Source: an optimization exercise on an open RTL-to-GDS flow (aim: small area, a short achievable clock period and few clock cycles per item). Production flows keep margins and buffers that such runs may drop. Only simulation tests tie the RTL to the original design; equivalence was not proved.

==> design/flow/design.v <==
`timescale 1ns / 1ps
module axis_biquad_iir #(
  parameter TKEEP_WIDTH  = 4,
  parameter COEFF_WIDTH  = 25,
  parameter INOUT_WIDTH  = 16,
  parameter SCALE_FACTOR = 23,
  parameter B0_INT_COEFF = 514530,
  parameter B1_INT_COEFF = 0,
  parameter B2_INT_COEFF = -514530,
  parameter A1_INT_COEFF = -15932677,
  parameter A2_INT_COEFF = 7814858
)(
  input                                   clk,
  input                                   rst_n,
  input                                   s_axis_tvalid,
  input                                   s_axis_tlast,
  input             [TKEEP_WIDTH - 1 : 0] s_axis_tkeep,
  input      signed [INOUT_WIDTH - 1 : 0] s_axis_tdata,
  output                                  s_axis_tready, 
  input                                   m_axis_tready,
  output     signed [INOUT_WIDTH - 1 : 0] m_axis_tdata,
  output                                  m_axis_tvalid,
  output reg                              m_axis_tlast,
  output reg        [TKEEP_WIDTH - 1 : 0] m_axis_tkeep
);
  localparam signed [COEFF_WIDTH - 1 : 0]         b0_fixed        = B0_INT_COEFF;
  localparam signed [COEFF_WIDTH - 1 : 0]         b1_fixed        = B1_INT_COEFF;
  localparam signed [COEFF_WIDTH - 1 : 0]         b2_fixed        = B2_INT_COEFF;
  localparam signed [COEFF_WIDTH - 1 : 0]         a1_fixed        = A1_INT_COEFF;
  localparam signed [COEFF_WIDTH - 1 : 0]         a2_fixed        = A2_INT_COEFF;
  reg  signed [INOUT_WIDTH - 1 : 0]               r_x_z1;
  reg  signed [INOUT_WIDTH - 1 : 0]               r_x_z2;
  reg  signed [INOUT_WIDTH - 1 : 0]               r_y_z1;
  reg  signed [INOUT_WIDTH - 1 : 0]               r_y_z2;
  wire signed [INOUT_WIDTH + COEFF_WIDTH - 1 : 0] w_product_b0;
  wire signed [INOUT_WIDTH + COEFF_WIDTH - 1 : 0] w_product_b1;
  wire signed [INOUT_WIDTH + COEFF_WIDTH - 1 : 0] w_product_b2;
  wire signed [INOUT_WIDTH + COEFF_WIDTH - 1 : 0] w_product_a1;
  wire signed [INOUT_WIDTH + COEFF_WIDTH - 1 : 0] w_product_a2;
  wire signed [INOUT_WIDTH + COEFF_WIDTH - 1 : 0] w_sum;
  wire signed [INOUT_WIDTH + COEFF_WIDTH - 1 : 0] w_y;
  localparam READY    = 1'b0;
  localparam BUSY     = 1'b1; 
  reg r_current_state;
  always @(posedge clk) begin
    m_axis_tkeep   <= {TKEEP_WIDTH{1'b1}};
  end
  always @(posedge clk, negedge rst_n) begin
    if (~rst_n) begin
      r_current_state <= READY;
      m_axis_tlast    <= 1'b0;
      r_x_z1          <= 16'd0;
      r_x_z2          <= 16'd0;
      r_y_z1          <= 16'd0;
      r_y_z2          <= 16'd0;
    end else begin
      case (r_current_state)
        READY : begin
          if (s_axis_tvalid) begin
            r_current_state <= BUSY;
            m_axis_tlast    <= s_axis_tlast;
            r_x_z1          <= s_axis_tdata;
            r_x_z2          <= r_x_z1;
            r_y_z1          <= w_y[INOUT_WIDTH - 1 : 0];
            r_y_z2          <= r_y_z1;
          end
        end
        default : begin
          if (m_axis_tready) begin
            r_current_state <= READY;
          end
        end
      endcase
    end 
  end
  assign w_product_b0  = s_axis_tdata * b0_fixed;
  assign w_product_b1  = r_x_z1       * b1_fixed;
  assign w_product_b2  = r_x_z2       * b2_fixed;
  assign w_product_a1  = r_y_z1       * -a1_fixed;
  assign w_product_a2  = r_y_z2       * -a2_fixed;
  assign w_sum         = w_product_b0 + w_product_b1 + w_product_b2 + w_product_a1 + w_product_a2;
  assign w_y           = w_sum >>> SCALE_FACTOR;
  assign m_axis_tdata  = r_y_z1;
  assign m_axis_tvalid = (r_current_state == BUSY);
  assign s_axis_tready = (r_current_state == READY);
endmodule
`timescale 1ns / 1ps
module axis_biquad_iir_4th #(
  parameter TKEEP_WIDTH       = 4,
  parameter COEFF_WIDTH       = 25,
  parameter INOUT_WIDTH       = 16,
  parameter SCALE_FACTOR      = 23,
  parameter SOS0_B0_INT_COEFF = 514530,  
  parameter SOS0_B1_INT_COEFF = 0,
  parameter SOS0_B2_INT_COEFF = -514530,
  parameter SOS0_A1_INT_COEFF = -15932677,
  parameter SOS0_A2_INT_COEFF = 7814858,
  parameter SOS1_B0_INT_COEFF = 514530,
  parameter SOS1_B1_INT_COEFF = 0,
  parameter SOS1_B2_INT_COEFF = -514530,
  parameter SOS1_A1_INT_COEFF = -16534189,
  parameter SOS1_A2_INT_COEFF = 8180250,
  parameter SOS2_B0_INT_COEFF = 498645,
  parameter SOS2_B1_INT_COEFF = 0,
  parameter SOS2_B2_INT_COEFF = -498645,
  parameter SOS2_A1_INT_COEFF = -16019050,
  parameter SOS2_A2_INT_COEFF = 7687568,
  parameter SOS3_B0_INT_COEFF = 498645,
  parameter SOS3_B1_INT_COEFF = 0,
  parameter SOS3_B2_INT_COEFF = -498645,
  parameter SOS3_A1_INT_COEFF = -15487989,
  parameter SOS3_A2_INT_COEFF = 7253728
)(
  input                                   clk,
  input                                   rst_n,
  input                                   s_axis_tvalid,
  input                                   s_axis_tlast,
  input             [TKEEP_WIDTH - 1 : 0] s_axis_tkeep,
  input      signed [INOUT_WIDTH - 1 : 0] s_axis_tdata,
  output                                  s_axis_tready, 
  input                                   m_axis_tready,
  output     signed [INOUT_WIDTH - 1 : 0] m_axis_tdata,
  output                                  m_axis_tvalid,
  output reg                              m_axis_tlast,
  output reg        [TKEEP_WIDTH - 1 : 0] m_axis_tkeep
);
  wire signed [INOUT_WIDTH - 1 : 0] sos0_to_sos1_tdata;
  wire                              sos1_to_sos0_tready;
  wire                              sos0_to_sos1_tvalid;
  wire                              sos0_to_sos1_tlast;
  wire        [TKEEP_WIDTH - 1 : 0] sos0_to_sos1_tkeep;
  wire signed [INOUT_WIDTH - 1 : 0] sos1_to_sos2_tdata;
  wire                              sos2_to_sos1_tready;
  wire                              sos1_to_sos2_tvalid;
  wire                              sos1_to_sos2_tlast;
  wire        [TKEEP_WIDTH - 1 : 0] sos1_to_sos2_tkeep;
  wire signed [INOUT_WIDTH - 1 : 0] sos2_to_sos3_tdata;
  wire                              sos3_to_sos2_tready;
  wire                              sos2_to_sos3_tvalid;
  wire                              sos2_to_sos3_tlast;
  wire        [TKEEP_WIDTH - 1 : 0] sos2_to_sos3_tkeep;
  axis_biquad_iir #(
    .TKEEP_WIDTH   (TKEEP_WIDTH),
    .COEFF_WIDTH   (COEFF_WIDTH),
    .INOUT_WIDTH   (INOUT_WIDTH),
    .SCALE_FACTOR  (SCALE_FACTOR),
    .B0_INT_COEFF  (SOS0_B0_INT_COEFF),
    .B1_INT_COEFF  (SOS0_B1_INT_COEFF),
    .B2_INT_COEFF  (SOS0_B2_INT_COEFF),
    .A1_INT_COEFF  (SOS0_A1_INT_COEFF),
    .A2_INT_COEFF  (SOS0_A2_INT_COEFF)
  )axis_biquad_iir_sos0(
    .clk           (clk),
    .rst_n         (rst_n),
    .s_axis_tvalid (s_axis_tvalid),
    .s_axis_tlast  (s_axis_tlast),
    .s_axis_tkeep  (s_axis_tkeep),
    .s_axis_tdata  (s_axis_tdata),
    .s_axis_tready (s_axis_tready),
    .m_axis_tready (sos1_to_sos0_tready),
    .m_axis_tdata  (sos0_to_sos1_tdata),
    .m_axis_tvalid (sos0_to_sos1_tvalid),
    .m_axis_tlast  (sos0_to_sos1_tlast),
    .m_axis_tkeep  (sos0_to_sos1_tkeep)
  );
  axis_biquad_iir #(
    .TKEEP_WIDTH   (TKEEP_WIDTH),
    .COEFF_WIDTH   (COEFF_WIDTH),
    .INOUT_WIDTH   (INOUT_WIDTH),
    .SCALE_FACTOR  (SCALE_FACTOR),
    .B0_INT_COEFF  (SOS1_B0_INT_COEFF),
    .B1_INT_COEFF  (SOS1_B1_INT_COEFF),
    .B2_INT_COEFF  (SOS1_B2_INT_COEFF),
    .A1_INT_COEFF  (SOS1_A1_INT_COEFF),
    .A2_INT_COEFF  (SOS1_A2_INT_COEFF)
  )axis_biquad_iir_sos1(
    .clk           (clk),
    .rst_n         (rst_n),
    .s_axis_tvalid (sos0_to_sos1_tvalid),
    .s_axis_tlast  (sos0_to_sos1_tlast),
    .s_axis_tkeep  (sos0_to_sos1_tkeep),
    .s_axis_tdata  (sos0_to_sos1_tdata),
    .s_axis_tready (sos1_to_sos0_tready),
    .m_axis_tready (sos2_to_sos1_tready),
    .m_axis_tdata  (sos1_to_sos2_tdata),
    .m_axis_tvalid (sos1_to_sos2_tvalid),
    .m_axis_tlast  (sos1_to_sos2_tlast),
    .m_axis_tkeep  (sos1_to_sos2_tkeep)
  );
  axis_biquad_iir #(
    .TKEEP_WIDTH   (TKEEP_WIDTH),
    .COEFF_WIDTH   (COEFF_WIDTH),
    .INOUT_WIDTH   (INOUT_WIDTH),
    .SCALE_FACTOR  (SCALE_FACTOR),
    .B0_INT_COEFF  (SOS2_B0_INT_COEFF),
    .B1_INT_COEFF  (SOS2_B1_INT_COEFF),
    .B2_INT_COEFF  (SOS2_B2_INT_COEFF),
    .A1_INT_COEFF  (SOS2_A1_INT_COEFF),
    .A2_INT_COEFF  (SOS2_A2_INT_COEFF)
  )axis_biquad_iir_sos2(
    .clk           (clk),
    .rst_n         (rst_n),
    .s_axis_tvalid (sos1_to_sos2_tvalid),
    .s_axis_tlast  (sos1_to_sos2_tlast),
    .s_axis_tkeep  (sos1_to_sos2_tkeep),
    .s_axis_tdata  (sos1_to_sos2_tdata),
    .s_axis_tready (sos2_to_sos1_tready),
    .m_axis_tready (sos3_to_sos2_tready),
    .m_axis_tdata  (sos2_to_sos3_tdata),
    .m_axis_tvalid (sos2_to_sos3_tvalid),
    .m_axis_tlast  (sos2_to_sos3_tlast),
    .m_axis_tkeep  (sos2_to_sos3_tkeep)
  );
  axis_biquad_iir #(
    .TKEEP_WIDTH   (TKEEP_WIDTH),
    .COEFF_WIDTH   (COEFF_WIDTH),
    .INOUT_WIDTH   (INOUT_WIDTH),
    .SCALE_FACTOR  (SCALE_FACTOR),
    .B0_INT_COEFF  (SOS3_B0_INT_COEFF),
    .B1_INT_COEFF  (SOS3_B1_INT_COEFF),
    .B2_INT_COEFF  (SOS3_B2_INT_COEFF),
    .A1_INT_COEFF  (SOS3_A1_INT_COEFF),
    .A2_INT_COEFF  (SOS3_A2_INT_COEFF)
  )axis_biquad_iir_sos3(
    .clk           (clk),
    .rst_n         (rst_n),
    .s_axis_tvalid (sos2_to_sos3_tvalid),
    .s_axis_tlast  (sos2_to_sos3_tlast),
    .s_axis_tkeep  (sos2_to_sos3_tkeep),
    .s_axis_tdata  (sos2_to_sos3_tdata),
    .s_axis_tready (sos3_to_sos2_tready),
    .m_axis_tready (m_axis_tready),
    .m_axis_tdata  (m_axis_tdata),
    .m_axis_tvalid (m_axis_tvalid),
    .m_axis_tlast  (m_axis_tlast),
    .m_axis_tkeep  (m_axis_tkeep)
  );
endmodule
==> design/flow/run.sh <==
#!/bin/bash
# synth_recipe.tcl (not shown) runs the flow's synth.tcl, then flattens the netlist and writes it again
# the make line also repeats each setting of config.mk as NAME=value (left out here)
make -C /OpenROAD-flow-scripts/flow DESIGN_CONFIG=/design/flow/config.mk WORK_HOME=/design/flow/orfs CLKGATE_MAP_FILE= SYNTH_SCRIPT=/design/flow/synth_recipe.tcl finish
==> design/flow/config.mk <==
export PLATFORM = sky130hd
export DESIGN_NAME = axis_biquad_iir_4th
export DESIGN_NICKNAME = axis_biquad_iir_4th
export VERILOG_FILES = /design/flow/design.v
export SDC_FILE = /design/flow/constraint.sdc
export NUM_CORES = 4
export LEC_CHECK = 0
export CAP_MARGIN = 20
export CORE_MARGIN = 2
export CORE_UTILIZATION = 40
export PLACE_DENSITY = 0.6
export SLEW_MARGIN = 20
==> design/flow/constraint.sdc <==
create_clock -name core_clock -period 12.0 [get_ports {clk}]
set_input_delay 2.4000 -clock core_clock [delete_from_list [all_inputs] [get_ports {clk}]]
set_output_delay 2.4000 -clock core_clock [all_outputs]
set_load 0.01 [all_outputs]
final_worst_path.png
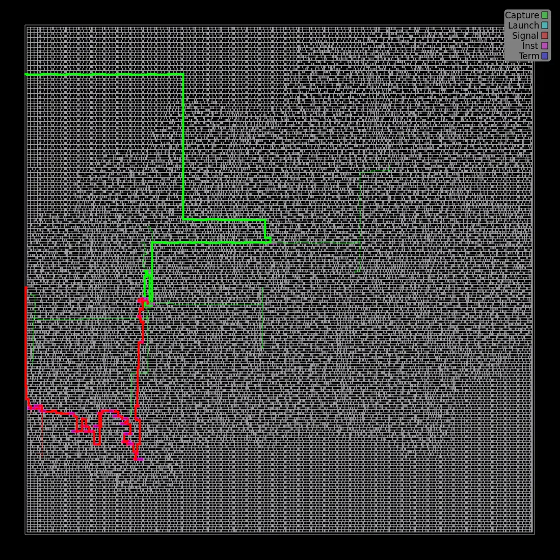
Setup TNS: 0 ns
final core utilization: 43.7%
post-route setup slack: 0.432 ns
Finished Layout Cells: 16,200
fin crit period: 11.57 ns

wire_density.png
27 x 27 tiles, from dark blue (low) to red (high), scaled to the fullest tile. Values are wire area over tile area, all layers added.
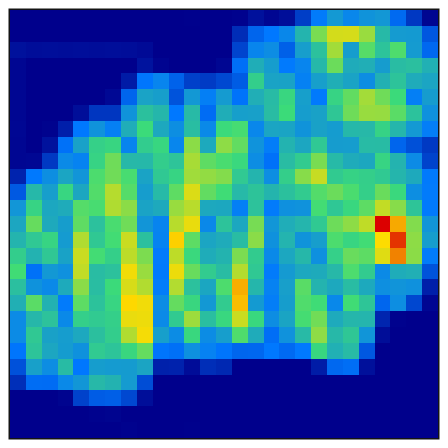
26% of the tiles are nearly empty. 17% of the tiles are over half the peak. The mean over all tiles is 0.16. The emptiest ninth of the die: north-west. The fullest tile reaches 0.57.

met3.png
Cells faint in the background.
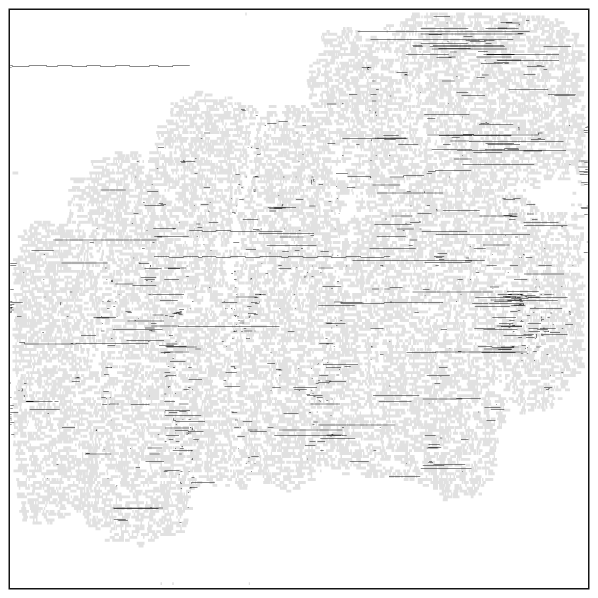
The layer holds 2.9% of the routed length. The wires run mostly horizontal. 522 nets have wire on it.

port_nets.png
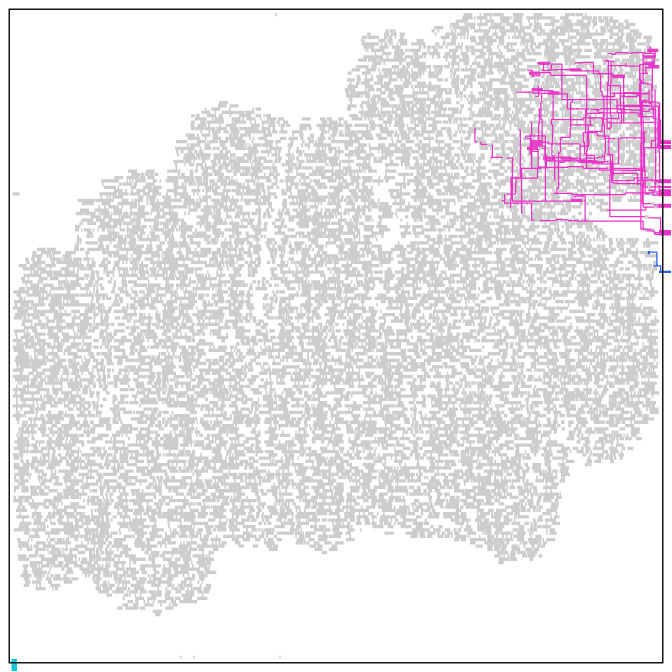
m_axis_tdata: in magenta, direction output, edge east, end cells 16, wire 4,150 um. s_axis_tkeep: in cyan, direction input, edge south, end cells 0. m_axis_tready: in blue, direction input, edge east, end cells 1, wire 30.2 um.

per-layer routing:
| metal | track usage [%] | vias up | wire (um) |
|---|---|---|---|
| li1 | - | 37200 | - |
| met1 | 27.0 | 38400 | 130000 |
| met2 | 38.1 | 1273 | 153000 |
| met3 | 1.68 | 502 | 8940 |
| met4 | 8.97 | 2 | 15700 |
| met5 | 0 | - | 13 |
worst paths after layout:
path                                                         to  slack [ns]  cells after the start
worst max register to register  axis_biquad_iir_sos1.r_y_z1[15]        0.47                     43
max in group asynchronous       axis_biquad_iir_sos3.r_y_z1[13]        8.21                      3
min in group asynchronous       axis_biquad_iir_sos0.r_x_z2[11]        1.72                      1
worst min-delay path             axis_biquad_iir_sos1.r_x_z2[1]        0.43                      2
worst max-delay path            axis_biquad_iir_sos0.r_y_z1[15]        0.43                     42
worst min register to register   axis_biquad_iir_sos1.r_x_z2[1]        0.43                      2
critical path, delay by kind of cell:
family,cells,cell delay (ns)
compound gates,8,1.65
xor+xnor,4,0.73
fa+ha+maj,13,5.80
buf+inv,12,1.01
simple gates,5,0.44
cells by family (layout without fill, tap and decap cells):
logic type,count (synthesis),in the layout
other,1,7
adders and majority gates,4764,4764
xor gates and xnor gates,541,541
buffers and inverters,3751,4248
and+or+nand+nor,1134,1134
AOI/OAI and AO/OA,1295,1295
muxes,33,33
DFF,264,264
through the flow:
step,worst slack (ns),utilization (%),hold slack (ns)
floorplan,0.0147,-,0.433
global placement,-1.04,43.0,0.452
detailed placement,-1.02,43.0,0.453
CTS,0.00482,43.5,0.418
global route,-0.0753,43.7,0.446
finish,0.432,43.7,0.428
final cells by class:
class / instances / area (um2)
Inverter: 3686 / 13800
Multi-Input combinational cell: 7771 / 96300
Timing Repair Buffer: 496 / 3860
Fill cell: 28400 / 164000
Clock inverter: 19 / 272
Clock buffer: 47 / 1050
Sequential cell: 264 / 6610
Antenna cell: 3 / 7.51
Tap cell: 3900 / 4880
==> impl_metrics.toml <==
[final_layout]
layout_common_cells = "inv_1, ha_1, fa_1"
drive_gt1_share_pct = 5.61
final_area_um2 = 127000

[yosys]
seq_area_frac_synth_pct = 5.67
synthTopCellsByCount = "inv_1, ha_1, fa_1"
synth.top_cell.area_share_pct = 40.3
synth.area.top_cells = "fa_1, ha_1, inv_1"
async_flop_share_pct = 100
synth_top_family_by_area = "adder cells"
synth_area_per_cell_um2 = 9.89
synth_edf_count = 0
synth-main-ff-cell = "dfrtp_1"
synth_cell_type_count = 83

[route]
drt_iter0_drc = 3502
drc_errors = 0
first_pass_iters = 5
num_vias = 77400
viasPerCell = 4.78

[setup_path]
slowest_delay_ns = 0.53

[clock_network]
cts_setup_buffers = 2
clk_latency_ns = 0.65
cts_tree = "built"
h-tree-depth = 2
clock_tree.root_cell = "clkbuf_16"
path_clk_slew_ns = 0.06

[floorplan]
row_count = 198

[global_routing]
grt_max_degree = 89
antenna_found_initial = 8
grt_pass1_vias = 84100
grt_pass1_wl_um = 487000

[flow_run]
maxCapViolCount = 0

[timing]
rsz0062_at_grt = "yes"
setup_violations = 0
max_freq_mhz = 86.4

[outcome]
status = "finished clean"

[worst_hold_path]
min_from = "axis_biquad_iir_sos1.r_x_z1[1]"

[placed_design]
gp_congestion = 0.997
dpl_cell_area_um2 = 125000
Testbench counts, summed over its fixed seeds: cycles 32,024, items 16,000.

separate check: timing with driven ports:
How much do the figures lean on ideal ports? The routed layout below was timed once more, with nothing changed but the port constraints.
Step 1 (the two cells are an assumption about what drives the block):
set clk [get_ports {clk}]
set_driving_cell -lib_cell sky130_fd_sc_hd__clkbuf_16 $clk
set_driving_cell -lib_cell sky130_fd_sc_hd__buf_2 [delete_from_list [all_inputs] $clk]
Step 2, shift: input delay + t, output delay - t, t = (earliest + latest rising clock arrival at the registers) / 2. This alone moves slack from input paths to output paths.
Three values: ideal ports, drivers, drivers and shift; two values: the first two.
t, ns: 0.716
setup slack, ns: 0.432 / 0.441 / -0.275
slew at the worst register clock pin (ns): 0.07 / 0.07
Met with ideal ports but missed after step 2: setup timing in this run. The setup slack of this run moves by +0.009 ns with the drivers and by -0.707 ns with both steps.
